This design comes from an exercise in tuning for small area, a short achievable clock period and few clock cycles per item on the open sky130 flow, not from production work. In this exercise RTL edits were held to simulation tests only and were not proved equivalent to the original. Not every run is shown, and edits may drop behaviour that the tests do not exercise. The clock cells of runs 5 and 6 come from the design's own scripts or RTL, not from TritonCTS. The clock input has no modelled driver; a real chip could not lean on it and would need a root buffer or a full tree.

### Cell area per tile, run 1

The bar under the picture is 20 um long. The die is cut into 9 by 9 equal tiles; black is low, pale yellow is high, 0 to 100% covered.
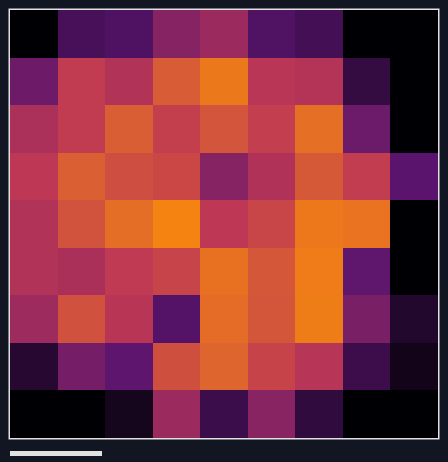
### The clock tree on the layout, run 1

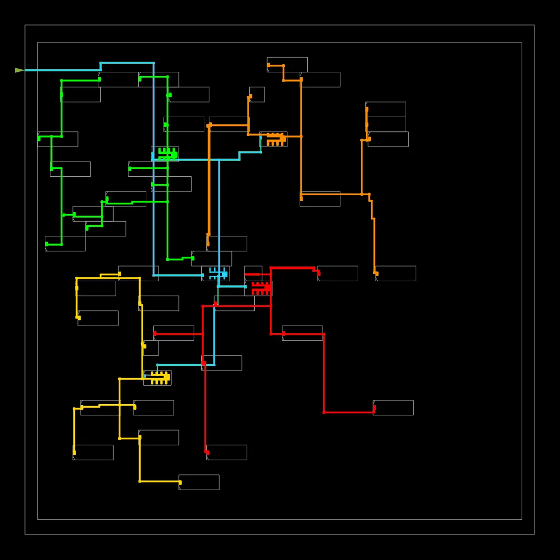
### Zoomed window, run 1

The bar under the picture is 5 um long. Window x 60 to 80, y 13 to 33 um. Cells in gray, sequential cells in the stronger gray; small squares are vias.
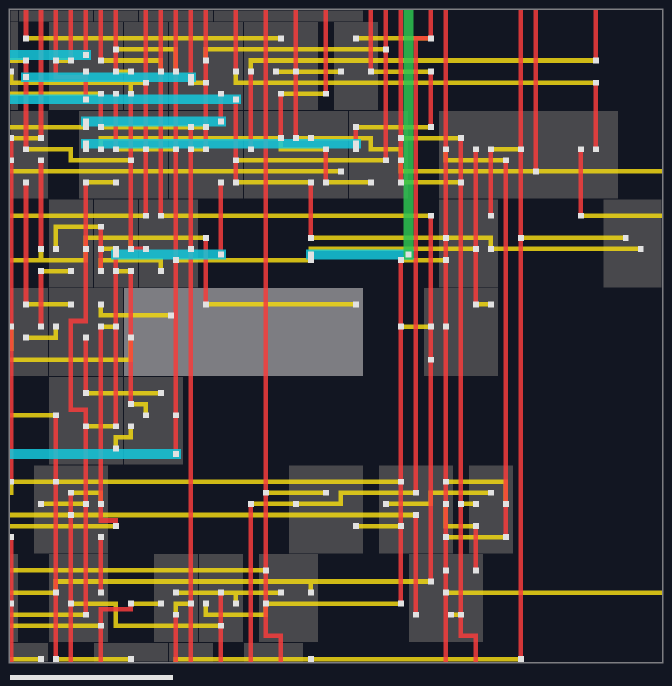
==> flow/design.v <==
`timescale 1ns / 1ps
module bcd_doubleDabble(clk, reset, en_in, bin, bcd, bcd_en);
    input clk, reset, en_in;
    input [11:0] bin;
    output [15:0] bcd;
    output bcd_en;
    parameter IDLE = 3'b000;
    parameter SETUP = 3'b001;
    parameter ADD = 3'b010;
    parameter SHIFT = 3'b011;
    parameter DONE = 3'b100;
    reg [27:0] shift_reg;
    reg [2:0] state;
    reg busy;
    reg [3:0] sh_counter;
    reg [1:0] add_counter;
    reg result_rdy;
    always@(posedge clk)
    if(reset)
    begin
        shift_reg <= 28'b0000000000000000000000000000;
        state <= 3'b000;
        busy <= 0;
        sh_counter <= 4'b0000;
        add_counter <= 2'b00;
        result_rdy <= 0;
    end
    else
    begin
        if(en_in && ~busy)
        begin
            shift_reg <= {16'b0000000000000000, bin};
            state <= SETUP;
        end
        case(state)
            IDLE:
            begin
                result_rdy <= 0;
                busy <= 0;
            end
            SETUP:
            begin
                busy <= 1;
                state <= ADD;
            end
            ADD:
            begin
                case(add_counter)
                    0:
                    begin
                        if(shift_reg[15:12] >= 4'b0101)
                           shift_reg[27:12] <= shift_reg[27:12] + 4'b0011;
                        add_counter <= add_counter + 2'b01;
                    end
                    1:
                    begin
                        if(shift_reg[19:16] >= 4'b0101)
                            shift_reg[27:16] <= shift_reg[27:16] + 4'b0011;
                        add_counter <= add_counter + 2'b01;
                    end
                    2:
                    begin
                        if(shift_reg[23:20] >= 4'b0101)
                            shift_reg[27:20] <= shift_reg[27:20] + 4'b0011;
                        add_counter <= add_counter + 2'b01;
                    end
                    3:
                    begin
                        if(shift_reg[27:24] >= 4'b0101)
                            shift_reg[27:24] <= shift_reg[27:24] + 4'b0011;
                        add_counter <= 0;
                        state <= SHIFT;
                    end
                endcase
            end
            SHIFT:
            begin
                sh_counter <= sh_counter + 4'b0001;
                shift_reg <= shift_reg << 1;
                if(sh_counter == 4'b1011)
                begin
                    sh_counter <= 4'b0000;
                    state <= DONE;
                end
                else
                    state <= ADD;
            end
            DONE:
            begin
                result_rdy <= 1'b1;
                state <= IDLE;
                busy <= 0;
            end
            default:
            begin
                state <= IDLE;
            end
        endcase
    end
    assign bcd = shift_reg[27:12];
    assign bcd_en = result_rdy;
endmodule
==> flow/run.sh <==
#!/bin/bash
# synth_recipe.tcl (not shown) runs the flow's synth.tcl, then flattens the netlist and writes it again
# the make line also repeats each setting of config.mk as NAME=value (left out here)
make -C /OpenROAD-flow-scripts/flow DESIGN_CONFIG=/design/flow/config.mk WORK_HOME=/design/flow/orfs CLKGATE_MAP_FILE= SYNTH_SCRIPT=/design/flow/synth_recipe.tcl finish
==> flow/config.mk <==
export PLATFORM = sky130hd
export DESIGN_NAME = bcd_doubleDabble
export DESIGN_NICKNAME = bcd_doubleDabble
export VERILOG_FILES = /design/flow/design.v
export SDC_FILE = /design/flow/constraint.sdc
export NUM_CORES = 4
export LEC_CHECK = 0
export CAP_MARGIN = 20
export CORE_MARGIN = 2
export CORE_UTILIZATION = 40
export SLEW_MARGIN = 20
==> flow/constraint.sdc <==
create_clock -name core_clock -period 10.0 [get_ports {clk}]
set_input_delay 2.0000 -clock core_clock [delete_from_list [all_inputs] [get_ports {clk}]]
set_output_delay 2.0000 -clock core_clock [all_outputs]
set_load 0.01 [all_outputs]
==> flow_metrics.py, run 1 <==
metrics = {
    "cts": {
        "clkTransAtPathRegs_ps": 90,
        "hold_buffers": 0,
        "cts_resized": 0,
        "cts_tree": "yes",
        "clk_latency_ps": 300,
        "cts_root_buf": "clkbuf_8",
        "post_cts_buffers": 0,
        "clk_path_buf_depth": 2,
    },
    "detailed_routing": {
        "antenna_left": 0,
        "route.detailed.drc": 0,
        "wl_met3_um": 682,
        "first_pass_iters": 5,
        "top_layer_used": "met4",
        "drt_iter0_drc": 300,
        "dr_total_vias": 3128,
        "wl_um": 8640,
        "vias_per_cell": 5.89,
        "wire_per_inst_um": 16.3,
        "wl_met1_um": 3860,
        "wl_met2_um": 3960,
    },
    "setup_path": {
        "crit_path_max_fanout": 19,
        "worst_path_largest_cell_delay_ps": 740,
        "critical-path-top-delay-family": "flip-flops",
        "critPathLaunchType": "flop",
        "rrSetupSlack_ps": 7340,
        "crit_path_cell_trace": "clkdlybuf4s50_1",
        "arrival_ps": 1700,
        "crit_type": "flop to primary output",
        "critical-path-slowest-cell": "dfxtp_1",
        "worstPathRequired_ps": 8000,
        "cp-end-kind": "primary output",
        "worst-path-buf-inv": 1,
    },
    "cells_and_area": {
        "bufAreaShareNonClock_pct": 10.0,
        "largestClassByArea": "multi-input gates",
        "regArea_sq_um": 781,
        "fillCellCount": 825,
        "layout_common_cells": "60 x nand2_1, 47 x nor2_1, 39 x dfxtp_1",
        "final_cells": 531,
        "n_all_inverters": 16,
        "sh_seq_area_pct": 22.5,
        "multi_input_area_share_pct": 59.3,
        "nets": 459,
        "n_antenna_cell": 0,
        "buffers_excl_clock": 36,
        "drive_gt1_share_pct": 5.13,
        "multi_input_area_sq_um": 2050,
        "area_growth_syn_to_layout_pct": 9.49,
        "nMultiInputCombCells": 330,
        "clkCellAreaFrac_pct": 2.67,
        "n_clock_buffer": 5,
        "layout_commonest_cell": "nand2_1",
        "final_area_sq_um": 3460,
        "largest_register_ffs": 28,
    },
    "sta": {
        "relSlewSlack_pct": 37.9,
        "fmax_ghz": 0.270,
        "setup_viol": 0,
        "slew_violations": 0,
        "hold_ws_ps": 481,
        "fin_worst_skew_ps": 8.26,
        "hold_violations": 0,
        "setup_tns_ps": 0,
        "setup_ws_ps": 6300,
        "rsz0062_at_grt": "false",
        "fin_crit_sh_pct": 37.0,
        "worst_pin_slew_ps": 926,
        "fin_crit_ps": 3700,
    },
    "die": {
        "die_y_um": 92.9,
        "die-area_sq_um": 8640,
        "ios": 32,
        "core.rowCount": 32,
        "tap_cells": 102,
    },
    "run": {
        "drv_cap": 0,
    },
    "global_route": {
        "grt_antenna_before_repair": 0,
        "grt_max_degree": 41,
        "met2_usage_pct": 31.9,
        "grt-ovfl-total": 0,
        "grt_use_total_pct": 20.3,
        "top_usage_layer": "met2",
        "grt_pass1_vias": 2853,
        "grt_use_met3_pct": 3.50,
        "grt_pass1_wl_um": 14200,
        "use_met1_pct": 27.9,
    },
    "status": {
        "outcome": "finished clean",
    },
    "synthesis": {
        "ys_seq_area_share_pct": 24.7,
        "synthArstFlopShare_pct": 0,
        "synth_nets": 467,
        "yosys_warnings": 1,
        "synth_top_area_share_pct": 24.7,
        "netlist_top_cells_count": "60 x nand2_1, 47 x nor2_1, 39 x dfxtp_1, 29 x a21oi_1, 21 x clkbuf_1",
        "synth_area_leaders": "dfxtp_1 25%, nand2_1 7.1%, ha_1 6.3%",
        "synth.distinct_cells": 59,
        "yosysMostFrequentCell": "nand2_1",
        "syn_avg_cell_area_sq_um": 7.25,
        "ys.flop_type": "dfxtp_1",
        "ys_ff_latch": 39,
        "yosys.area.top_type": "dfxtp_1",
    },
    "place": {
        "io_buffers": 31,
        "place_inst": 523,
        "dpl.hpwl_um": 5880,
        "pre_cts_ws_ps": 6110,
        "gp_congestion": 0.907,
        "placed_cell_area_sq_um": 3370,
    },
    "worst_hold_path": {
        "hold_class": "flop to flop",
    },
}
Testbench counts for the RTL of run 1, summed over its fixed seeds: cycles 129,032, items 2,048.
Notes on 'Cell area per tile' above:
mean over tiles	39%
nearly empty tiles	14%
fullest tile	72%
post-route core utilization: 45.1%
core area: 7690 sq um
Initial Utilization: 41.1%

Notes on 'The clock tree on the layout' above:
CTS buffer count: 5
CTS H-Tree Depth: 2
Sink Count: 39
final sequential cell count: 39

Notes on 'Zoomed window' above:
color	layer
cyan	M3
red	M2
yellow	M1
green	M4
netlist names of flops here include	shift_reg (1)
sequential cells in the window	1
most frequent	nor2_1 (6), a31oi_1 (4), o21ai_0 (3)
cells with their middle in the window	31

-- run 1: path summary, 6_finish.rpt --
| path | cells after the start | endpoint | startpoint |
|---|---|---|---|
| hold reg to reg | 2 | sh_counter[1]$_SDFFE_PP0P_ | sh_counter[1]$_SDFFE_PP0P_ |
| setup reg to reg | 8 | shift_reg[27]$_SDFF_PP0_ | shift_reg[12]$_SDFF_PP0_ |
| setup / recovery | 1 | bcd[10] | shift_reg[22]$_SDFF_PP0_ |
| hold / removal | 2 | sh_counter[1]$_SDFFE_PP0P_ | sh_counter[1]$_SDFFE_PP0P_ |
-- run 1: worst register-to-register path, stage by stage, from the launching register on --
cell and delay, ps:
dfxtp_1 520, inv_1 80, ha_1 260, nor2b_1 190, o211a_2 310, nor3_1 380, a21oi_1 130, a2111oi_0 500
a2111oi_2 150
-- run 1: kinds of logic after synthesis --
group	Yosys count	share of synthesized area, %
multiplexers	5	1.58
adder cells (fa/ha/maj)	16	6.33
buffers and inverters	67	10.4
flip-flops	39	24.7
AND/OR/NAND/NOR	167	24.2
XOR/XNOR	13	3.60
AO/OA/AOI/OAI	129	29.3
==> inputs of run 2 (changes only) <==
==> flow/design.v (replaced) <==
`timescale 1ns / 1ps
module bcd_doubleDabble(clk, reset, en_in, bin, bcd, bcd_en);
    input clk, reset, en_in;
    input [11:0] bin;
    output [15:0] bcd;
    output bcd_en;
    reg [11:0] val;
    reg        rdy;
    always @(posedge clk) begin
        val <= bin;
        rdy <= en_in & ~reset;
    end
    wire [11:0] th = val / 1000;
    wire [11:0] hu = (val / 100) % 10;
    wire [11:0] te = (val / 10) % 10;
    wire [11:0] on = val % 10;
    assign bcd = {th[3:0], hu[3:0], te[3:0], on[3:0]};
    assign bcd_en = rdy;
endmodule
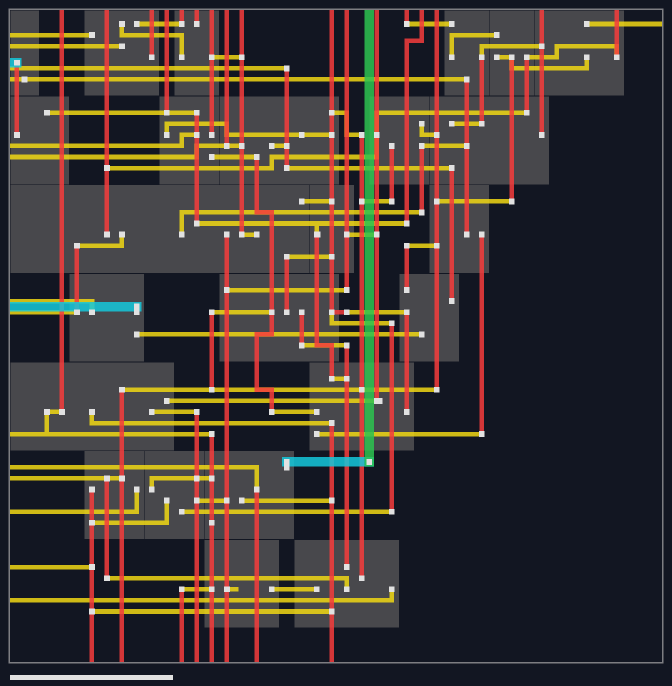
*Zoomed window, run 2*
The bar under the picture is 5 um long. Window x 75 to 95, y 18 to 38 um. Cells in gray, sequential cells in the stronger gray; small squares are vias.
color	layer
red	M2
yellow	M1
green	M4
cyan	M3
sequential cells in the window	0
cells with their middle in the window	23
most frequent	nor2_1 (3)

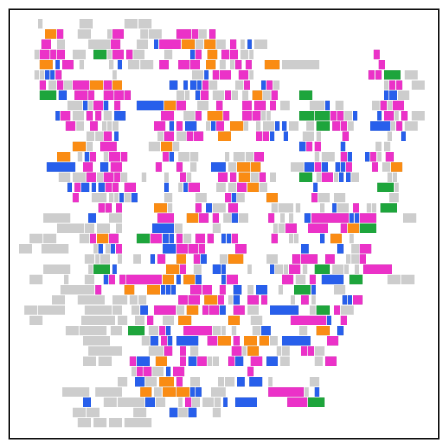
*Gate families picked out, run 2*
color	family	cells	most used
green	fa/ha/maj cells	19	ha_1
magenta	aoi and oai cells	207	o21ai_0
orange	non-inverting ao/oa cells	49	o31a_1
blue	nor cells	126	nor2_1
commonest non-fill, non-tap cell in the layout: nor2_1
final std cells w/o fill: 825
fraction of area in multi-input gates: 80.5%

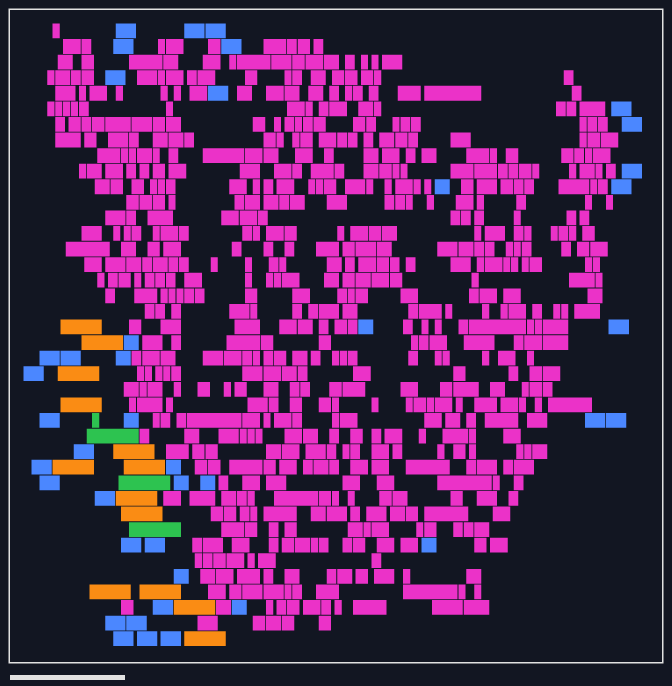
*Placement by cell class, run 2*
The bar under the picture is 20 um long.
color	class	cells	share of their area
blue	remaining buffers and delay cells	41	7.8%
green	clock drivers and dummy loads	4	1.6%
magenta	remaining logic cells	620	85%
orange	registers	13	5.3%

==> flow_metrics.py, run 2 <==
metrics = {
    "sta": {
        "rsz0062_at_grt": "false",
        "setup_viol": 0,
        "setup_ws_ps": 690,
        "hold_violations": 0,
        "relSlewSlack_pct": 43.3,
        "slew_violations": 0,
        "setup_tns_ps": 0,
        "hold_ws_ps": 2210,
        "worst_pin_slew_ps": 849,
        "fin_crit_sh_pct": 93.1,
        "fmax_ghz": 0.107,
        "fin_crit_ps": 9310,
    },
    "detailed_routing": {
        "wl_met2_um": 6750,
        "route.detailed.drc": 0,
        "antenna_left": 0,
        "dr_total_vias": 5393,
        "wl_met1_um": 6460,
        "first_pass_iters": 5,
        "wire_per_inst_um": 17.2,
        "vias_per_cell": 6.54,
        "wl_um": 14200,
        "top_layer_used": "met4",
        "drt_iter0_drc": 520,
    },
    "global_route": {
        "met2_usage_pct": 36.8,
        "grt_pass1_wl_um": 24100,
        "grt-ovfl-total": 0,
        "grt_use_total_pct": 21.7,
        "grt_antenna_before_repair": 0,
        "top_usage_layer": "met2",
        "grt_use_met3_pct": 1.70,
        "grt_max_degree": 40,
        "grt_pass1_vias": 4944,
        "use_met1_pct": 29.9,
    },
    "cts": {
        "cts-htree-levels": 1,
        "clk_path_buf_depth": 2,
        "cts_root_buf": "clkbuf_16",
        "cts_buffers": 3,
        "post_cts_buffers": 0,
        "clkTransAtPathRegs_ps": 40,
        "cts_resized": 0,
        "hold_buffers": 0,
        "cts_tree": "yes",
        "clock_sinks": 13,
    },
    "cells_and_area": {
        "nets": 703,
        "drive_gt1_share_pct": 10.6,
        "n_antenna_cell": 0,
        "regArea_sq_um": 260,
        "layout_common_cells": "72 x nor2_1, 54 x nand2_1, 50 x o21ai_0",
        "largest_register_ffs": 12,
        "fillCellCount": 1231,
        "area_growth_syn_to_layout_pct": 5.81,
        "multi_input_area_sq_um": 4110,
    },
    "place": {
        "pre_cts_ws_ps": 1180,
        "dpl.hpwl_um": 10400,
        "gp_congestion": 0.930,
        "io_buffers": 30,
    },
    "synthesis": {
        "ys_ff_latch": 13,
        "synth_area_leaders": "nor2_1 5.6%, dfxtp_1 5.4%, o21ai_0 5.2%",
        "yosys.area.top_type": "nor2_1",
        "synth_nets": 712,
        "ys.flop_type": "dfxtp_1",
        "ys_seq_area_share_pct": 5.40,
        "synthArstFlopShare_pct": 0,
        "yosysMostFrequentCell": "nor2_1",
        "netlist_top_cells_count": "72 x nor2_1, 54 x nand2_1, 50 x o21ai_0, 47 x a21oi_1, 24 x nand3_1",
        "syn_avg_cell_area_sq_um": 7.01,
        "synth.distinct_cells": 119,
        "yosys_warnings": 1,
        "synth_top_area_share_pct": 5.60,
    },
    "setup_path": {
        "worstSetupStartpoint": "val[10]$_DFF_P_",
        "arrival_ps": 7310,
        "critical-path-slowest-cell": "nor2b_1",
        "critPathLaunchType": "flop",
        "cp.depth": 22,
        "worst-path-buf-inv": 1,
        "worstSetupEndpoint": "bcd[7]",
        "crit_path_max_fanout": 13,
        "critical-path-top-delay-family": "simple AND/OR/NAND/NOR gates",
        "worst_path_largest_cell_delay_ps": 560,
        "crit_type": "flop to primary output",
        "crit_path_cell_trace": "or2_4 -> ha_1 -> nor2b_1 -> nand2_2 -> a221oi_4 -> a21oi_1 -> nor3_4 -> o211ai_2 -> o21ai_1 -> and4_1 -> a221o_1 -> or3b_1 -> nor2_8 -> o211ai_1 -> or3b_4 -> and2_0 -> nor2_1 -> ha_1 -> nor2b_1 -> a41oi_1 -> a31oi_1 -> clkdlybuf4s50_1",
        "worstPathRequired_ps": 8000,
        "cp-end-kind": "primary output",
    },
    "status": {
        "outcome": "finished clean",
    },
    "worst_hold_path": {
        "min-delay-start": "bin[6]",
        "hold_class": "input port to flop",
        "hold_depth": 1,
        "min_to": "val[6]$_DFF_P_",
    },
    "die": {
        "die-area_sq_um": 13000,
        "core.rowCount": 40,
        "core_sq_um": 11900,
        "die_y_um": 114,
        "initial_core_util_pct": 40.5,
        "ios": 32,
    },
    "run": {
        "drv_cap": 0,
    },
}
Testbench counts for the RTL of run 2, summed over its fixed seeds: cycles 2,056, items 2,048.
[run 2: cell count changes after synthesis, sizes merged, moves of 11 or more]
cell,delta
a21oi,+19
dfxtp,-26
nand3,+16
nor2,+28
o211ai,+11
o21ai,+40
[run 2: per-stage QoR]
stage | cell area (sq um) | util [%] | cells
detailed placement | 5020 | 42.2 | 821
CTS | 5100 | 42.8 | 825
global route | 5100 | 42.8 | 825
global placement | 5020 | 42.2 | 821
finish | 5100 | 42.8 | 825
floorplan | 4820 | - | 688
[run 2: cell type report]
class / instances / area share [%]
multi-input combinational: 596 / 80.5
timing repair buffer: 41 / 7.50
sequential: 13 / 5.10
tap: 147 / 3.60
inverter: 24 / 1.77
clock buffer: 4 / 1.54
[run 2: cells by family after synthesis]
kind of cell | synth area share, %
adder cells (fa/ha/maj) | 4.49
XOR/XNOR | 4.18
flip-flops | 5.40
other | 0.0777
buffers and inverters | 9.44
multiplexers | 1.69
AND/OR/NAND/NOR | 34.9
AO/OA/AOI/OAI | 39.8
==> inputs of run 3 (changes only) <==
==> flow/design.v (replaced) <==
`timescale 1ns / 1ps
module bcd_doubleDabble(clk, reset, en_in, bin, bcd, bcd_en);
    input clk, reset, en_in;
    input [11:0] bin;
    output [15:0] bcd;
    output bcd_en;
    function [3:0] a3;
        input [3:0] a;
        begin
            a3[3] = a[3] | (a[2] & (a[1] | a[0]));
            a3[2] = (a[2] & ~a[1] & ~a[0]) | (a[3] & a[0]);
            a3[1] = (a[1] & (~a[2] | a[0])) | (a[3] & ~a[0]);
            a3[0] = (~a[3] & ~a[2] & a[0]) | (a[2] & a[1] & ~a[0]) | (a[3] & ~a[0]);
        end
    endfunction
    integer i;
    reg [3:0] r, t;
    reg [11:0] q;
    reg [13:0] p;    
    always @* begin
        r = 4'd0; q = 12'd0;
        for (i = 11; i >= 0; i = i - 1) begin
            t = a3(r);
            q[i] = t[3];
            r = {t[2:0], bin[i]};
        end
        p = {8'd0, q[8:3]};
        for (i = 0; i < 6; i = i + 1) begin
            if (i >= 3) p[9:6] = a3(p[9:6]);
            p = p << 1;
        end
    end
    reg rdy;
    reg [3:0] ra;
    reg [6:0] pd;
    reg [2:0] qr;
    always @(posedge clk) begin
        rdy <= en_in & ~reset;
        ra <= r;
        pd <= p[12:6];
        qr <= q[2:0];
    end
    reg [23:0] s;    
    always @* begin
        s = {5'd0, pd, 3'd0};
        s[2:0] = qr;
        for (i = 0; i < 3; i = i + 1) begin
            s[6:3] = a3(s[6:3]);
            s[10:7] = a3(s[10:7]);
            s = s << 1;
        end
    end
    assign bcd = {1'b0, s[13:3], ra};
    assign bcd_en = rdy;
endmodule
==> flow/flow/run.sh (new file) <==
#!/bin/bash
# The standard layout, with the port buffers made of the smallest
# plain buffer (buf_1) instead of the buffer buffer_ports picks by default.
# ORFS keeps each step's full log under orfs/logs/; make's own output goes
# to make.log here.
set -o pipefail
bash standard.sh "BUFFER_PORTS_ARGS=-buffer_cell sky130_fd_sc_hd__buf_1" finish > make.log 2>&1
==> flow/standard.sh (new file) <==
#!/bin/bash
# synth_recipe.tcl (not shown) runs the flow's synth.tcl, then flattens the netlist and writes it again
# the make line also repeats each setting of config.mk as NAME=value (left out here)
make -C /OpenROAD-flow-scripts/flow DESIGN_CONFIG=/design/flow/config.mk WORK_HOME=/design/flow/orfs CLKGATE_MAP_FILE= SYNTH_SCRIPT=/design/flow/synth_recipe.tcl "${@:-finish}"
--- a/flow/config.mk
+++ b/flow/config.mk
@@ -5,6 +5,7 @@
 export SDC_FILE = /design/flow/constraint.sdc
 export NUM_CORES = 4
 export LEC_CHECK = 0
+export ABC_AREA = 1
 export CAP_MARGIN = 20
 export CORE_MARGIN = 2
 export CORE_UTILIZATION = 40
removed: flow/run.sh
==> flow_metrics.py, run 3 <==
metrics = {
    "cells_and_area": {
        "sh_seq_area_pct": 17.8,
        "largestClassByArea": "multi-input gates",
        "n_antenna_cell": 0,
        "seq_cells": 15,
        "area_growth_syn_to_layout_pct": 13.7,
        "bufAreaShareNonClock_pct": 6.68,
        "layout_common_cells": "68 x nand2_1, 44 x inv_1, 30 x nor2_1, 30 x buf_1, 26 x nand3_1",
        "drive_gt1_share_pct": 11.4,
        "buffers_excl_clock": 30,
        "nets": 315,
        "largest_register_ffs": 7,
        "multi_input_area_sq_um": 992,
    },
    "detailed_routing": {
        "dr_total_vias": 1627,
        "first_pass_iters": 4,
        "wire_per_inst_um": 8.53,
        "route.detailed.drc": 0,
        "vias_per_cell": 4.69,
        "drt_iter0_drc": 66,
        "antenna_left": 0,
    },
    "sta": {
        "fmax_ghz": 0.246,
        "setup_tns_ps": 0,
        "fin_crit_sh_pct": 40.7,
        "hold_violations": 0,
        "rsz0062_at_grt": "false",
        "slew_violations": 0,
    },
    "cts": {
        "post_cts_buffers": 0,
        "clkTransAtPathRegs_ps": 60,
        "clk_path_buf_depth": 2,
        "cts_root_buf": "clkbuf_8",
        "cts-htree-levels": 1,
        "clock_sinks": 15,
        "cts_resized": 0,
    },
    "synthesis": {
        "synthSimpleGateAreaFrac_pct": 49.2,
        "synthAdderAreaFrac_pct": 0,
        "ys_ff_latch": 15,
        "ys_seq_area_share_pct": 20.2,
        "netlist_top_cells_count": "68 x nand2_1, 44 x inv_1, 30 x nor2_1, 26 x nand3_1",
        "synth_top_area_share_pct": 20.2,
        "ys.flop_type": "dfxtp_1",
        "synth.distinct_cells": 25,
        "synth_top_family_by_area": "simple AND/OR/NAND/NOR gates",
        "yosys_warnings": 1,
        "syn_avg_cell_area_sq_um": 5.56,
        "synth_mux_area_share_pct": 0,
        "yosysMostFrequentCell": "nand2_1",
    },
    "setup_path": {
        "cp-end-kind": "flop",
        "arrival_ps": 4200,
        "critical-path-slowest-cell": "buf_1",
        "worstSetupStartpoint": "bin[11]",
        "worstSetupEndpoint": "ra[2]$_DFF_P_",
        "worst_path_largest_cell_delay_ps": 250,
        "crit_type": "input port to flop",
        "crit_path_max_fanout": 7,
    },
    "status": {
        "outcome": "finished clean",
    },
    "die": {
        "die-area_sq_um": 4210,
        "ios": 32,
        "core.rowCount": 22,
        "initial_core_util_pct": 41.2,
        "tap_cells": 48,
    },
    "place": {
        "io_buffers": 30,
        "dpl.hpwl_um": 2430,
        "place_inst": 343,
    },
    "worst_hold_path": {
        "min-delay-start": "bin[0]",
        "hold_class": "input port to flop",
        "hold_depth": 1,
        "min_to": "ra[0]$_DFF_P_",
    },
    "global_route": {
        "grt_antenna_before_repair": 0,
        "grt_pass1_wl_um": 5420,
    },
}
Testbench counts for the RTL of run 3, summed over its fixed seeds: cycles 2,056, items 2,048.
==> run 3: worst max-delay path, delay by kind of cell <==
| kind | cells | cell delay, ps |
|---|---|---|
| compound gates | 2 | 190 |
| buf+inv | 2 | 350 |
| simple gates | 18 | 1670 |
==> run 3: stage by stage <==
stage          util (%)  cell area, sq um  setup WS, ps  hold WS (ps)
5_1_grt            46.8              1690          5570          1840
6_report           46.8              1690          5930          1850
3_5_place_dp       45.5              1640          5710          2100
2_1_floorplan         -              1480          6160          2030
3_3_place_gp       45.5              1640          5700          2090
4_1_cts            46.8              1690          5940          1840
==> run 3: layer usage <==
layer	track usage, %	up-vias	wire (um)
met5	0	-	0
met4	6.38	0	29
met3	1.04	2	84
met2	24.0	31	1310
met1	22.0	665	1540
li1	-	929	-
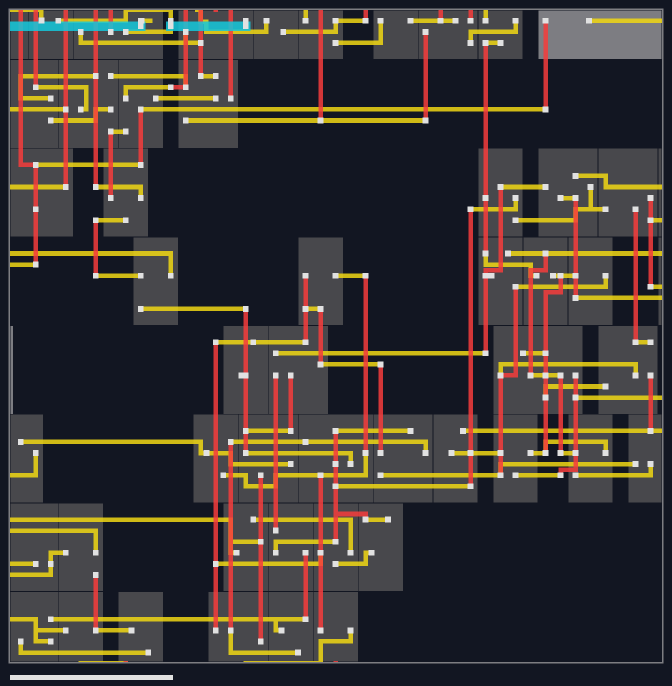
*Zoomed window, run 3*
The bar under the picture is 5 um long. Window x 39 to 59, y 6 to 26 um. Cells in gray, sequential cells in the stronger gray; small squares are vias.

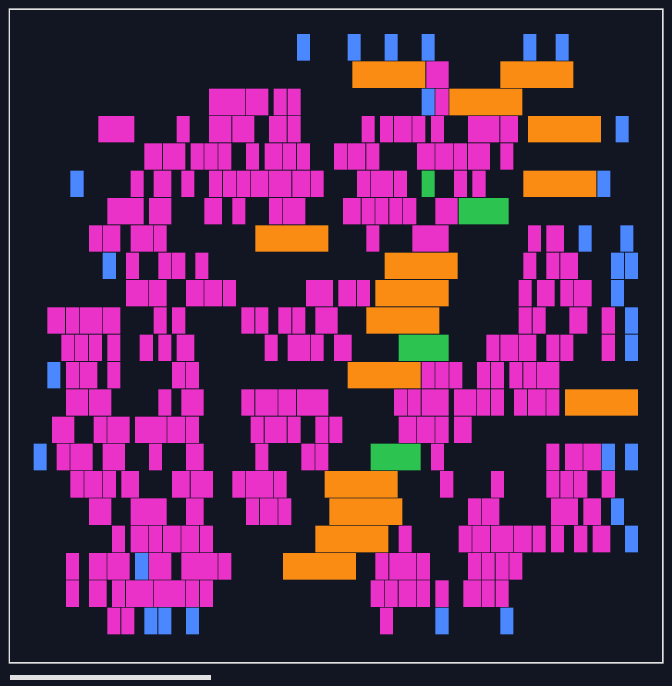
*Placement by cell class, run 3*
The bar under the picture is 20 um long.
color	class	cells	share of their area
magenta	remaining logic cells	250	72%
blue	remaining buffers and delay cells	30	6.9%
green	clock drivers and dummy loads	4	2.8%
orange	registers	15	18%

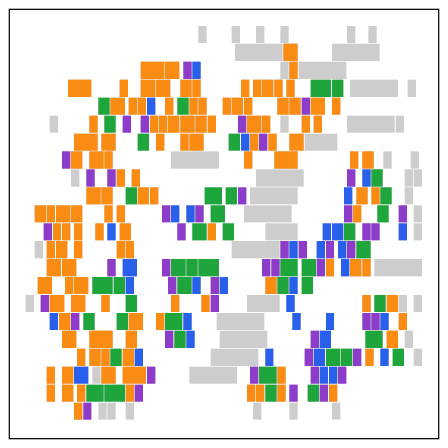
*Gate families picked out, run 3*
color	family	cells	most used
blue	nor cells	35	nor2_1
orange	nand cells	123	nand2_1
green	aoi and oai cells	44	o21ai_0
purple	inv cells	47	inv_1
fraction of area in multi-input gates: 58.8%
commonest non-fill, non-tap cell in the layout: nand2_1
final std cells w/o fill: 347

==> inputs of run 4 (changes only) <==
==> flow/design.v (replaced) <==
`timescale 1ns / 1ps
module bcd_doubleDabble(clk, reset, en_in, bin, bcd, bcd_en);
    input clk, reset, en_in;
    input [11:0] bin;
    output [15:0] bcd;
    output bcd_en;
    function [3:0] a3;
        input [3:0] a;
        begin
            a3[3] = a[3] | (a[2] & (a[1] | a[0]));
            a3[2] = (a[2] & ~a[1] & ~a[0]) | (a[3] & a[0]);
            a3[1] = (a[1] & (~a[2] | a[0])) | (a[3] & ~a[0]);
            a3[0] = (~a[3] & ~a[2] & a[0]) | (a[2] & a[1] & ~a[0]) | (a[3] & ~a[0]);
        end
    endfunction
    function [4:0] step;
        input [3:0] d;
        input b;
        reg [3:0] t;
        begin
            t = a3(d);
            step = {t[3], t[2:0], b};
        end
    endfunction
    integer s;
    reg [4:0] t;
    reg [3:0] d0, d1, d2, d3;
    reg [11:0] c1, c2, c3;    
    always @* begin
        d0 = 4'd0; d1 = 4'd0; d2 = 4'd0; d3 = 4'd0;
        c1 = 12'd0; c2 = 12'd0; c3 = 12'd0;
        for (s = 0; s < 10; s = s + 1) begin
            t = step(d0, bin[11 - s]);
            c1[s] = t[4];
            d0 = t[3:0];
        end
        for (s = 0; s < 9; s = s + 1) begin
            t = step(d1, c1[s]);
            c2[s] = t[4];
            d1 = t[3:0];
        end
        for (s = 0; s < 9; s = s + 1) begin
            t = step(d2, c2[s]);
            c3[s] = t[4];
            d2 = t[3:0];
        end
        for (s = 0; s < 9; s = s + 1) begin
            t = step(d3, c3[s]);
            d3 = t[3:0];
        end
    end
    reg rdy;
    reg [3:0] q_d0;
    reg [3:0] q_d1;
    reg [3:0] q_d2;
    reg [11:10] q_p0;    
    reg [9:9] q_p1;    
    always @(posedge clk) begin
        rdy <= en_in & ~reset;
        q_d0[0] <= d0[0];
        q_d0[1] <= d0[1];
        q_d0[2] <= d0[2];
        q_d0[3] <= d0[3];
        q_d1[0] <= d1[0];
        q_d1[1] <= d1[1];
        q_d1[2] <= d1[2];
        q_d1[3] <= d1[3];
        q_d2[0] <= d2[0];
        q_d2[1] <= d2[1];
        q_d2[2] <= d2[2];
        q_p0[10] <= bin[1];
        q_p0[11] <= bin[0];
        q_p1 <= c1[9:9];
    end
    reg [3:0] e0, e1, e2, e3;
    reg [11:0] f1, f2, f3;
    reg [4:0] u;
    always @* begin
        e0 = q_d0 & 4'd15;
        e1 = q_d1 & 4'd15;
        e2 = q_d2 & 4'd7;
        e3 = 4'd0;
        f1 = 12'd0; f2 = 12'd0; f3 = 12'd0;
        f1[9:9] = q_p1;
        for (s = 10; s < 12; s = s + 1) begin
            u = step(e0, q_p0[s]);
            f1[s] = u[4];
            e0 = u[3:0];
        end
        for (s = 9; s < 12; s = s + 1) begin
            u = step(e1, f1[s]);
            f2[s] = u[4];
            e1 = u[3:0];
        end
        for (s = 9; s < 12; s = s + 1) begin
            u = step(e2, f2[s]);
            f3[s] = u[4];
            e2 = u[3:0];
        end
        for (s = 9; s < 12; s = s + 1) begin
            u = step(e3, f3[s]);
            e3 = u[3:0];
        end
    end
    assign bcd = {e3, e2, e1, e0};
    assign bcd_en = rdy;
endmodule
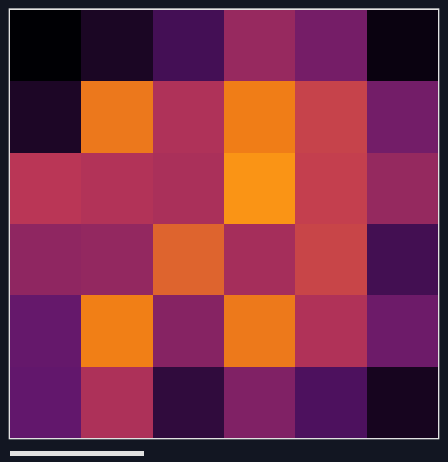
*Cell area per tile, run 4*
The bar under the picture is 20 um long. The die is cut into 6 by 6 equal tiles; black is low, pale yellow is high, 0 to 100% covered.
emptiest ninth of the die	top left
fullest tile	77%
densest ninth of the die	middle
tiles over 75% full	2.8%
nearly empty tiles	2.8%
Initial Utilization: 42.1%
post-route core utilization: 47.5%
core area: 3390 sq um

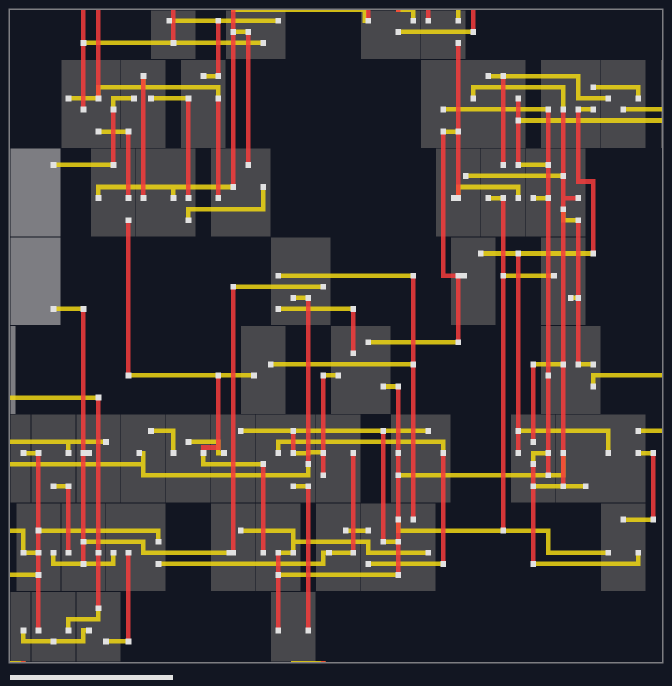
*Zoomed window, run 4*
The bar under the picture is 5 um long. Window x 38 to 58, y 6 to 26 um. Cells in gray, sequential cells in the stronger gray; small squares are vias.

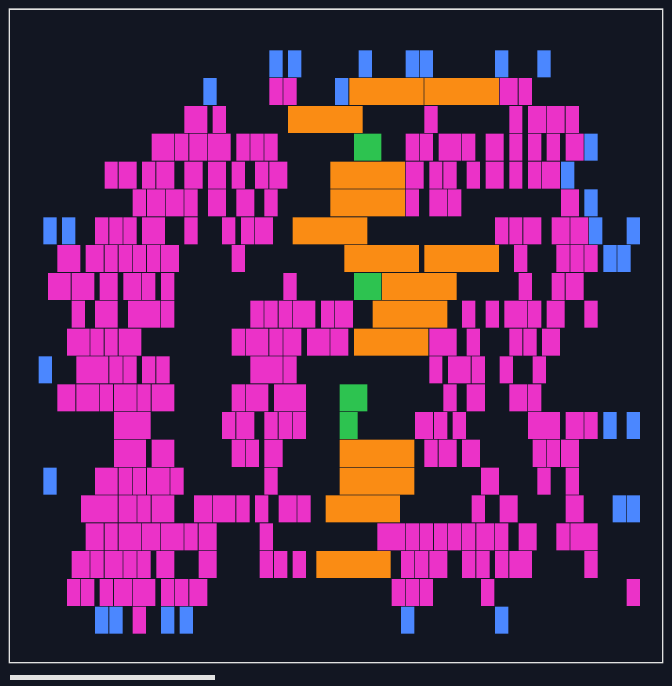
*Placement by cell class, run 4*
The bar under the picture is 20 um long.
color	class	cells	share of their area
blue	remaining buffers and delay cells	30	7.3%
magenta	remaining logic cells	242	72%
orange	registers	15	19%
green	clock drivers and dummy loads	4	1.8%

==> flow_metrics.py, run 4 <==
metrics = {
    "sta": {
        "setup_tns_ps": 0,
        "setup_ws_ps": 6170,
        "rsz0062_at_grt": "false",
        "fin_crit_sh_pct": 38.3,
        "hold_ws_ps": 1810,
        "hold_violations": 0,
        "fmax_ghz": 0.261,
    },
    "cells_and_area": {
        "final_area_sq_um": 1610,
        "n_antenna_cell": 0,
        "fillCellCount": 377,
        "final_cells": 337,
        "drive_gt1_share_pct": 10.3,
        "layout_common_cells": "63 x nand2_1, 45 x inv_1, 30 x buf_1",
        "layout_commonest_cell": "nand2_1",
    },
    "cts": {
        "cts_root_buf": "clkbuf_4",
        "post_cts_buffers": 0,
        "cts_resized": 0,
        "clk_path_buf_depth": 2,
        "hold_buffers": 0,
        "clock_sinks": 15,
        "cts_tree": "yes",
        "cts_buffers": 3,
    },
    "setup_path": {
        "cp-end-kind": "primary output",
        "critical-path-top-delay-family": "compound AO/OA/AOI/OAI gates",
        "crit_type": "flop to primary output",
        "worst_path_largest_cell_delay_ps": 350,
        "arrival_ps": 1830,
        "crit_path_max_fanout": 5,
        "critical-path-slowest-cell": "dfxtp_1",
        "worstPathRequired_ps": 8000,
        "critPathLaunchType": "flop",
    },
    "detailed_routing": {
        "wire_per_inst_um": 7.86,
        "wl_met3_um": 77,
        "vias_per_cell": 4.74,
        "first_pass_iters": 4,
        "wl_met1_um": 1310,
        "route.detailed.drc": 0,
        "dr_total_vias": 1599,
        "top_layer_used": "met4",
        "antenna_left": 0,
        "wl_um": 2650,
    },
    "global_route": {
        "grt_use_met3_pct": 1.06,
        "top_usage_layer": "met2",
        "grt-ovfl-total": 0,
        "grt_use_total_pct": 14.0,
        "grt_pass1_vias": 1329,
        "grt_antenna_before_repair": 0,
        "grt_pass1_wl_um": 4840,
        "use_met1_pct": 17.5,
    },
    "synthesis": {
        "ys_seq_area_share_pct": 21.0,
        "synthSimpleGateAreaFrac_pct": 45.6,
        "yosys.area.top_type": "dfxtp_1",
        "synth_top_area_share_pct": 21.0,
        "synth_area_leaders": "dfxtp_1 21%, nand2_1 17%, inv_1 12%",
        "syn_avg_cell_area_sq_um": 5.51,
        "netlist_top_cells_count": "63 x nand2_1, 45 x inv_1, 25 x nand3_1, 25 x nor2_1, 16 x o21ai_0",
        "synthAdderAreaFrac_pct": 0,
        "synth_compound_area_share_pct": 18.7,
        "synth_mux_area_share_pct": 0,
        "yosysMostFrequentCell": "nand2_1",
    },
    "place": {
        "place_inst": 333,
        "io_buffers": 30,
        "gp_congestion": 0.807,
    },
    "die": {
        "die_y_um": 63.7,
        "die-area_sq_um": 4060,
        "ios": 32,
    },
    "status": {
        "outcome": "finished clean",
    },
}
Testbench counts for the RTL of run 4, summed over its fixed seeds: cycles 2,056, items 2,048.
-- run 4: cell types whose count changed in the layout (fill, tap and decap cells not counted), sizes merged, moves of 3 or more --
cell   delta
a21oi     +3
inv       +3
nand2     -8
nand3     -5
nand4     +3
nor2      -7
o21ai     +4
-- run 4: path summary, 6_finish.rpt --
check                     endpoint  cells past startpoint  slack (ps)            start
setup / recovery            bcd[9]                      9        6170  q_d2[0]$_DFF_P_
hold / removal    q_p0[10]$_DFF_P_                      1        1810           bin[1]
-- run 4: area by class of cell --
| type | instances | area (sq um) | area share [%] |
|---|---|---|---|
| clock inverters | 1 | 5.00 | 0.311 |
| flip-flops and latches | 15 | 300 | 18.6 |
| multi-input cells | 191 | 921 | 57.2 |
| inverters | 51 | 191 | 11.9 |
| clock buffers | 3 | 22.5 | 1.40 |
| well taps | 46 | 57.6 | 3.57 |
| repair buffers | 30 | 113 | 6.99 |
==> inputs of run 5 (changes only) <==
==> flow/flow/run.sh (replaced) <==
#!/bin/bash
# The standard layout (standard.sh, unchanged synthesis) with two changes:
# - the port buffers are the smallest plain buffer (buf_1) instead of the
#   delay buffer buffer_ports picks by default;
# - after CTS, post_cts.tcl replaces the small H-tree (root, two leaf buffers
#   and a dummy load) by one clkbuf_8 driving all the flip-flops.
# ORFS keeps each step's full log under orfs/logs/; make's own output goes to
# make.log here.
set -o pipefail
HERE=$(pwd)
bash standard.sh \
  "BUFFER_PORTS_ARGS=-buffer_cell sky130_fd_sc_hd__buf_1" \
  "POST_CTS_TCL=$HERE/flow/post_cts.tcl" \
  "ONE_CLKBUF=sky130_fd_sc_hd__clkbuf_8" \
  finish > make.log 2>&1
==> flow/flow/post_cts.tcl (new file) <==
# Run after clock_tree_synthesis (ORFS POST_CTS_TCL hook). The design has
# only a few flip-flops, so the H-tree's two leaf buffers and its dummy load
# are replaced by one buffer: the flip-flops' clock pins are moved to the
# root buffer's output, which is sized to drive them all alone.
set block [ord::get_db_block]
set root [$block findInst clkbuf_0_clk]
if { $root == "NULL" } { error "post_cts: no root clock buffer" }
set rootnet [[$root findITerm X] getNet]
set moved 0
foreach inst [$block getInsts] {
  set name [$inst getName]
  if { [string match "clkbuf_*" $name] && $name != "clkbuf_0_clk" } {
    set outnet [[$inst findITerm X] getNet]
    foreach it [$outnet getITerms] {
      if { [$it getInst] == $inst } { continue }
      $it disconnect
      $it connect $rootnet
      incr moved
    }
    [$inst findITerm A] disconnect
    [$inst findITerm X] disconnect
    odb::dbInst_destroy $inst
    odb::dbNet_destroy $outnet
  } elseif { [string match "clkload*" $name] } {
    foreach it [$inst getITerms] { if { [$it getNet] != "NULL" } { $it disconnect } }
    odb::dbInst_destroy $inst
  }
}
$root swapMaster [[ord::get_db] findMaster $::env(ONE_CLKBUF)]
puts "post_cts: moved $moved clock pins to [$rootnet getName], root is $::env(ONE_CLKBUF)"
detailed_placement
check_placement -verbose
estimate_parasitics -placement
report_clock_latency
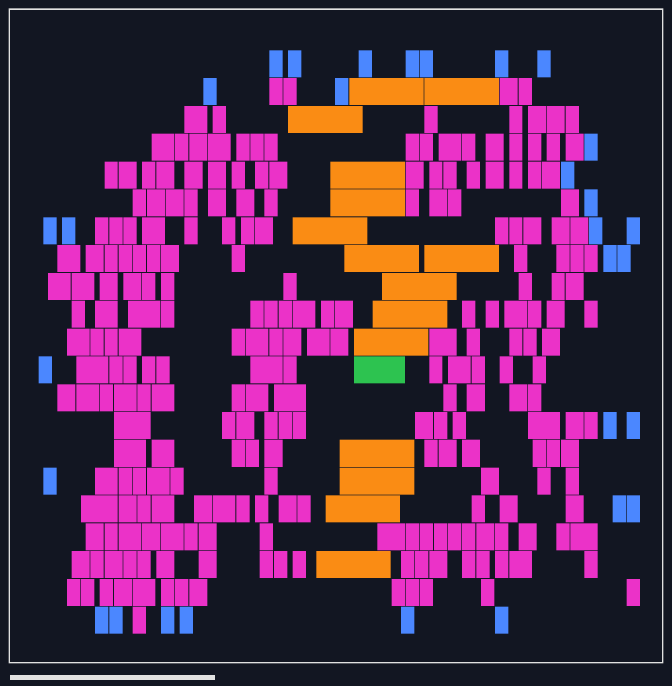
*Placement by cell class, run 5*
The bar under the picture is 20 um long.
color	class	cells	share of their area
green	clock-net drivers	1	0.89%
orange	registers	15	20%
magenta	remaining logic cells	242	72%
blue	remaining buffers and delay cells	30	7.3%

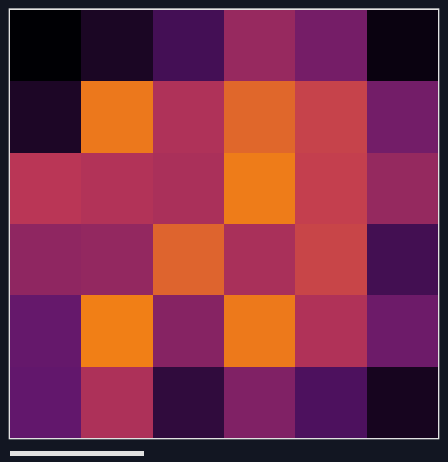
*Cell area per tile, run 5*
The bar under the picture is 20 um long. The die is cut into 6 by 6 equal tiles; black is low, pale yellow is high, 0 to 100% covered.
nearly empty tiles	2.8%
mean over tiles	38%
fullest tile	71%
densest ninth of the die	middle
emptiest ninth of the die	top left

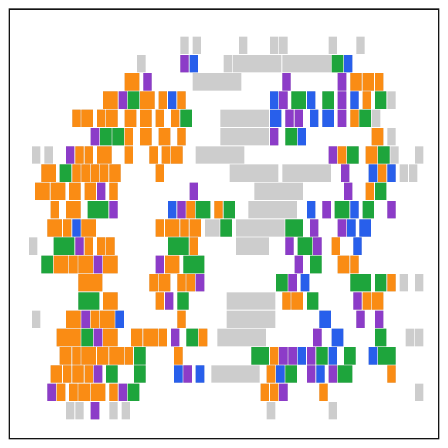
*Gate families picked out, run 5*
color	family	cells	most used
blue	nor cells	30	nor2_1
purple	inv cells	51	inv_1
orange	nand cells	113	nand2_1
green	aoi and oai cells	46	o21ai_0

==> flow_metrics.py, run 5 <==
metrics = {
    "global_route": {
        "grt_max_degree": 16,
        "grt_use_met3_pct": 0.528,
        "grt_use_total_pct": 14.4,
        "grt-ovfl-total": 0,
        "grt_pass1_vias": 1297,
        "top_usage_layer": "met2",
        "grt_pass1_wl_um": 4780,
        "grt_antenna_before_repair": 0,
        "use_met1_pct": 18.3,
        "met2_usage_pct": 26.8,
    },
    "detailed_routing": {
        "wl_met1_um": 1320,
        "top_layer_used": "met4",
        "route.detailed.drc": 0,
        "wl_met3_um": 81,
        "wire_per_inst_um": 7.99,
        "antenna_left": 0,
        "dr_total_vias": 1593,
        "wl_met2_um": 1230,
        "vias_per_cell": 4.77,
        "first_pass_iters": 4,
        "drt_iter0_drc": 80,
        "wl_um": 2670,
    },
    "cells_and_area": {
        "area_growth_syn_to_layout_pct": 11.8,
        "final_cells": 334,
        "layout_commonest_cell": "nand2_1",
        "n_antenna_cell": 0,
        "fillCellCount": 376,
        "layout_common_cells": "63 x nand2_1, 45 x inv_1, 30 x buf_1",
        "drive_gt1_share_pct": 9.38,
        "nets": 305,
    },
    "setup_path": {
        "critical-path-top-delay-family": "simple AND/OR/NAND/NOR gates",
        "critical-path-slowest-cell": "buf_1",
        "worst-path-buf-inv": 3,
        "worstPathRequired_ps": 10040,
        "cp.depth": 18,
        "critPathLaunchType": "input port",
        "crit_path_max_fanout": 7,
        "crit_type": "input port to flop",
        "critPathMostFrequentCell": "nand2_2",
        "crit_path_cell_trace": "buf_1 -> inv_2 -> a21oi_1 -> nand2_1 -> nand2_2 -> nor2_1 -> nand2_2 -> nand3_2 -> nand2_2 -> nand2_2 -> nand2_1 -> nand2_1 -> nand2_2 -> inv_1 -> nand3_1 -> nand3_1 -> nand2_1 -> nand3_1",
        "arrival_ps": 3750,
        "cp-end-kind": "flop",
        "worst_path_largest_cell_delay_ps": 240,
    },
    "synthesis": {
        "netlist_top_cells_count": "63 x nand2_1, 45 x inv_1, 25 x nand3_1, 25 x nor2_1, 16 x o21ai_0",
        "yosys_warnings": 1,
        "ys.flop_type": "dfxtp_1",
        "synth.cell_area_sq_um": 1430,
        "ys_ff_latch": 15,
        "synth_nets": 274,
        "ys_seq_area_share_pct": 21.0,
        "synth_edf_count": 0,
        "synth_area_leaders": "dfxtp_1 21%, nand2_1 17%, inv_1 12%",
        "synth_top_area_share_pct": 21.0,
        "syn_avg_cell_area_sq_um": 5.51,
        "yosysMostFrequentCell": "nand2_1",
        "synth.distinct_cells": 25,
        "synthArstFlopShare_pct": 0,
        "syn-instance-count": 259,
        "yosys.area.top_type": "dfxtp_1",
    },
    "run": {
        "drv_cap": 0,
    },
    "place": {
        "place_inst": 333,
        "io_buffers": 30,
        "dpl.hpwl_um": 2300,
        "gp_congestion": 0.807,
    },
    "die": {
        "die-area_sq_um": 4060,
        "ios": 32,
        "die_y_um": 63.7,
        "core.rowCount": 21,
        "core_sq_um": 3390,
        "chipWidth_um": 63.7,
        "initial_core_util_pct": 42.1,
    },
    "sta": {
        "hold_ws_ps": 1940,
        "hold_violations": 0,
        "fin_crit_ps": 3710,
        "fin_crit_sh_pct": 37.1,
        "setup_viol": 0,
        "slew_violations": 0,
        "rsz0062_at_grt": "false",
        "fmax_ghz": 0.269,
        "setup_tns_ps": 0,
    },
    "cts": {
        "clock_sinks": 15,
        "clkTransAtPathRegs_ps": 80,
    },
    "status": {
        "outcome": "finished clean",
    },
    "worst_hold_path": {
        "hold_class": "input port to flop",
        "hold_depth": 1,
    },
}
-- run 5: cell count changes in the layout (fill, tap and decap cells not counted) --
cell      before  now
clkbuf_8       0    1
clkbuf_4       3    0
clkinv_2       1    0
-- run 5: worst paths after layout --
check,start,to,slack (ps)
max,bin[11],q_d0[1]$_DFF_P_,6290
min,bin[1],q_p0[10]$_DFF_P_,1940
-- run 5: cell families after synthesis --
logic type	Yosys count	share of synthesized area, %
AOI/OAI and AO/OA	46	18.7
buffers and inverters	53	14.5
DFF	15	21.0
other	1	0.263
and+or+nand+nor	144	45.6
-- run 5: metrics by stage --
stage	worst slack (ps)	util (%)	cell area (sq um)
detailed placement	6160	46.7	1580
finish	6290	47.1	1600
global placement	6150	46.7	1580
floorplan	6540	-	1430
global route	5980	47.1	1600
-- run 5: final cells by class --
| cell class | instances | area, sq um | share of cell area (%) |
|---|---|---|---|
| inverter | 51 | 191 | 12.0 |
| tap | 46 | 57.6 | 3.61 |
| clock buffer | 1 | 13.8 | 0.862 |
| timing repair buffer | 30 | 113 | 7.05 |
| sequential | 15 | 300 | 18.8 |
| multi-input combinational | 191 | 921 | 57.7 |
### Zoomed window, run 5

The bar under the picture is 5 um long. Window x 38 to 58, y 6 to 26 um. Cells in gray, sequential cells in the stronger gray; small squares are vias.
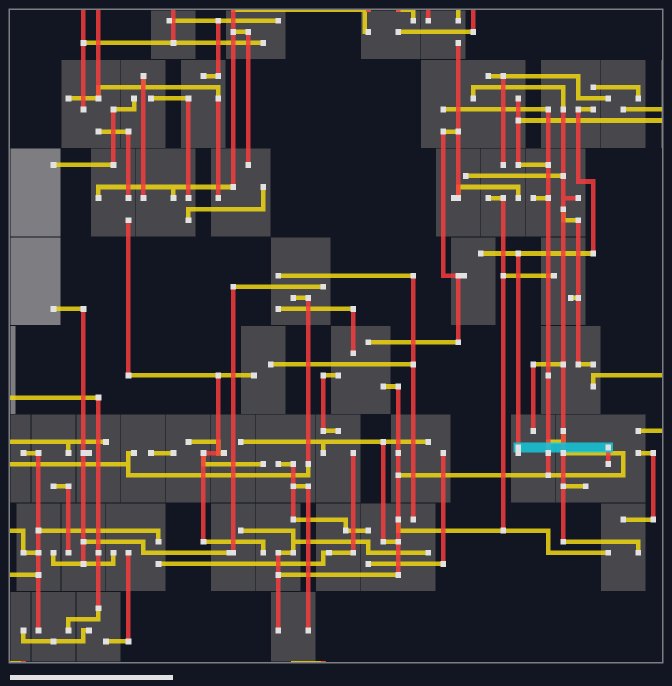

==> inputs of run 6 (changes only) <==
==> flow/design.v (replaced) <==
`timescale 1ns / 1ps
module bcd_doubleDabble(clk, reset, en_in, bin, bcd, bcd_en);
    input clk, reset, en_in;
    input [11:0] bin;
    output [15:0] bcd;
    output bcd_en;
    function [3:0] a3;
        input [3:0] a;
        begin
            a3[3] = a[3] | (a[2] & (a[1] | a[0]));
            a3[2] = (a[2] & ~a[1] & ~a[0]) | (a[3] & a[0]);
            a3[1] = (a[1] & (~a[2] | a[0])) | (a[3] & ~a[0]);
            a3[0] = (~a[3] & ~a[2] & a[0]) | (a[2] & a[1] & ~a[0]) | (a[3] & ~a[0]);
        end
    endfunction
    integer i;
    reg [27:0] s;    
    always @* begin
        s = {16'd0, bin};
        for (i = 0; i < 12; i = i + 1) begin
            s[15:12] = a3(s[15:12]);
            s[19:16] = a3(s[19:16]);
            s[23:20] = a3(s[23:20]);
            s = s << 1;
        end
    end
    reg [14:0] digits;
    reg        rdy;
    always @(posedge clk) begin
        rdy <= en_in & ~reset;
        digits <= s[26:12];
    end
    assign bcd = {1'b0, digits};
    assign bcd_en = rdy;
endmodule
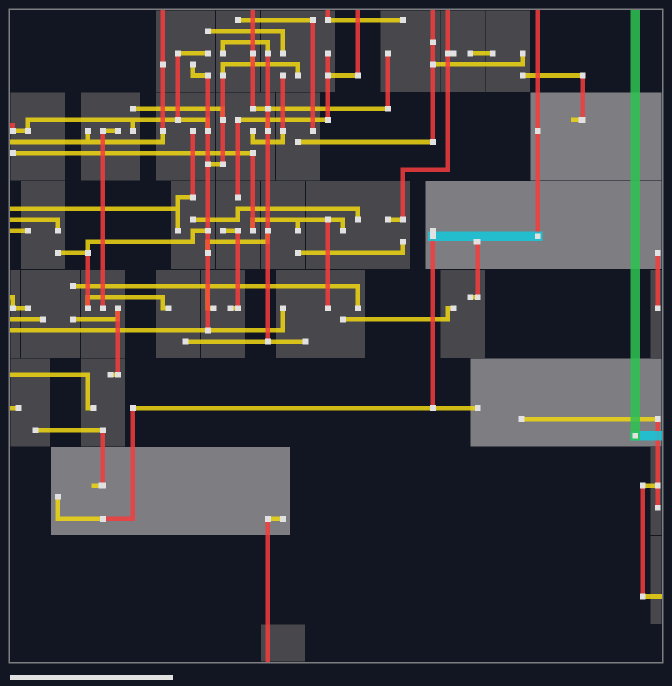
*Zoomed window, run 6*
The bar under the picture is 5 um long. Window x 42 to 62, y 7 to 27 um. Cells in gray, sequential cells in the stronger gray; small squares are vias.
color	layer
yellow	M1
red	M2
green	M4
cyan	M3
most frequent	nand2_1 (7), inv_1 (6)
netlist names of flops here include	digits (3), rdy (1)
cells with their middle in the window	28
sequential cells in the window	4

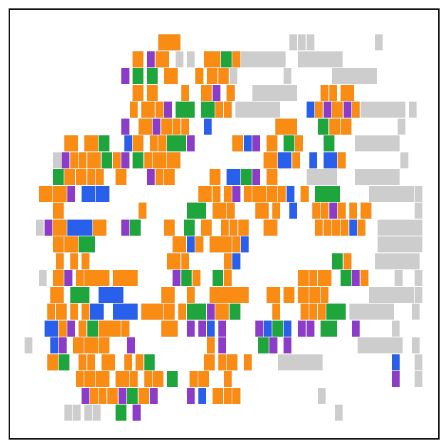
*Gate families picked out, run 6*
fraction of area in multi-input gates: 64.5%
final std cells w/o fill: 376

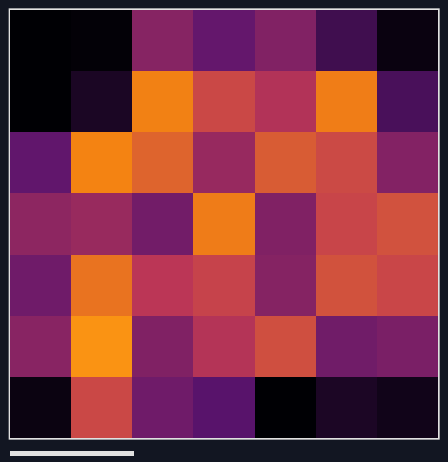
*Cell area per tile, run 6*
The bar under the picture is 20 um long. The die is cut into 7 by 7 equal tiles; black is low, pale yellow is high, 0 to 100% covered.
fullest tile	77%
mean over tiles	38%
emptiest ninth of the die	top left
tiles over 75% full	2.0%
nearly empty tiles	8.2%

==> flow_metrics.py, run 6 <==
metrics = {
    "sta": {
        "setup_tns_ps": 0,
        "hold_violations": 0,
        "rsz0062_at_grt": "false",
        "fin_crit_sh_pct": 44.5,
        "fin_crit_ps": 4450,
        "fmax_ghz": 0.225,
    },
    "place": {
        "dpl.hpwl_um": 2830,
        "gp_congestion": 0.844,
        "place_inst": 375,
        "io_buffers": 30,
        "pre_cts_ws_ps": 5400,
    },
    "synthesis": {
        "synth.distinct_cells": 25,
        "yosys_warnings": 1,
        "synth_top_area_share_pct": 19.2,
        "synth_area_leaders": "nand2_1 19%, dfxtp_1 19%, nand3_1 13%",
        "ys.flop_type": "dfxtp_1",
        "synth_edf_count": 0,
        "ys_seq_area_share_pct": 18.9,
        "synth.cell_area_sq_um": 1700,
        "synth_nets": 311,
    },
    "setup_path": {
        "worstPathRequired_ps": 10050,
        "crit_path_max_fanout": 7,
        "worst_path_largest_cell_delay_ps": 250,
        "critPathMostFrequentCell": "nand2_1",
        "cp-end-kind": "flop",
        "critPathLaunchType": "input port",
        "critical-path-top-delay-family": "simple AND/OR/NAND/NOR gates",
        "critical-path-slowest-cell": "buf_1",
        "arrival_ps": 4500,
    },
    "die": {
        "core.rowCount": 23,
        "chipWidth_um": 69.2,
        "initial_core_util_pct": 42.1,
        "die-area_sq_um": 4780,
        "core_sq_um": 4030,
        "ios": 32,
    },
    "cells_and_area": {
        "finish.utilization_pct": 46.6,
        "area_growth_syn_to_layout_pct": 10.7,
        "nets": 343,
        "regArea_sq_um": 320,
        "layout_commonest_cell": "nand2_1",
        "n_antenna_cell": 0,
        "drive_gt1_share_pct": 18.1,
        "fillCellCount": 437,
        "layout_common_cells": "87 x nand2_1, 44 x nand3_1, 31 x inv_1",
    },
    "detailed_routing": {
        "wl_met1_um": 1840,
        "wl_met2_um": 1370,
        "wire_per_inst_um": 8.94,
        "wl_um": 3360,
        "vias_per_cell": 4.83,
        "antenna_left": 0,
    },
    "global_route": {
        "grt_pass1_wl_um": 5990,
        "use_met1_pct": 21.5,
        "top_usage_layer": "met2",
        "grt_use_total_pct": 15.1,
    },
    "worst_hold_path": {
        "hold_class": "input port to flop",
    },
    "status": {
        "outcome": "finished clean",
    },
    "run": {
        "drv_cap": 0,
    },
    "cts": {
        "clkTransAtPathRegs_ps": 90,
        "clock_sinks": 16,
    },
}
Testbench counts for the RTL of run 6, summed over its fixed seeds: cycles 2,056, items 2,048.
## run 6: cell types whose count changed in the layout (fill, tap and decap cells not counted), moves of 7 or more
cell	delta
nand3_1	+19
inv_1	-14
nor2_2	+7
nand2_1	+24
o21ai_0	-12
nor2_1	-8
nand2_2	+8
## run 6: worst max path at each step
stage	from	end	slack [ps]	cells after the start
5_1_grt	bin[9]	digits[5]$_DFF_P_	5190	20
3_5_place_dp	bin[11]	digits[12]$_DFF_P_	5400	20
2_1_floorplan	bin[10]	digits[5]$_DFF_P_	5970	24
3_3_place_gp	bin[11]	digits[12]$_DFF_P_	5370	20
6_report	bin[11]	digits[12]$_DFF_P_	5550	20
## run 6: kinds of logic after synthesis
family	share of synthesized area [%]
DFF	18.9
other	0.221
AOI/OAI and AO/OA	12.7
and+or+nand+nor	58.5
buffers and inverters	9.73
## run 6: final cells by class
type                       instances  share of cell area (%)
sequential                        16                    17.0
tap                               50                    3.33
inverter                          42                    8.39
timing repair buffer              30                    5.99
clock buffer                       1                   0.732
multi-input combinational        237                    64.5

## what the ideal ports hide
The flow's constraints put no driver on any port. The routed layouts listed below were extracted and timed again, unchanged, in two steps.
Step 1, drivers: a clkbuf_16 drives clk and a buf_2 each remaining input, both assumed.
Step 2, shift: input delay + t, output delay - t, t = (earliest + latest rising clock arrival at the registers) / 2. This alone moves slack from input paths to output paths.
a / b / c = ideal ports / drivers / drivers and shift; a / b = the first two.
run	t, ns	setup WS [ns]	worst setup path after step 2
run 1	0.329	6.297 / 6.268 / 6.000	input to register
run 2	0.261	0.690 / 0.663 / 0.924	register to output
run 3	0.266	5.933 / 5.933 / 5.667	input to register
run 4	0.287	6.166 / 6.147 / 6.137	input to register
run 5	0.164	6.286 / 6.269 / 6.124	input to register
run 6	0.171	5.549 / 5.552 / 5.381	input to register
After both steps every run listed still meets setup and hold. The setup slack of run 1, which loses most, moves by -0.029 ns with the drivers and by -0.297 ns with both steps.
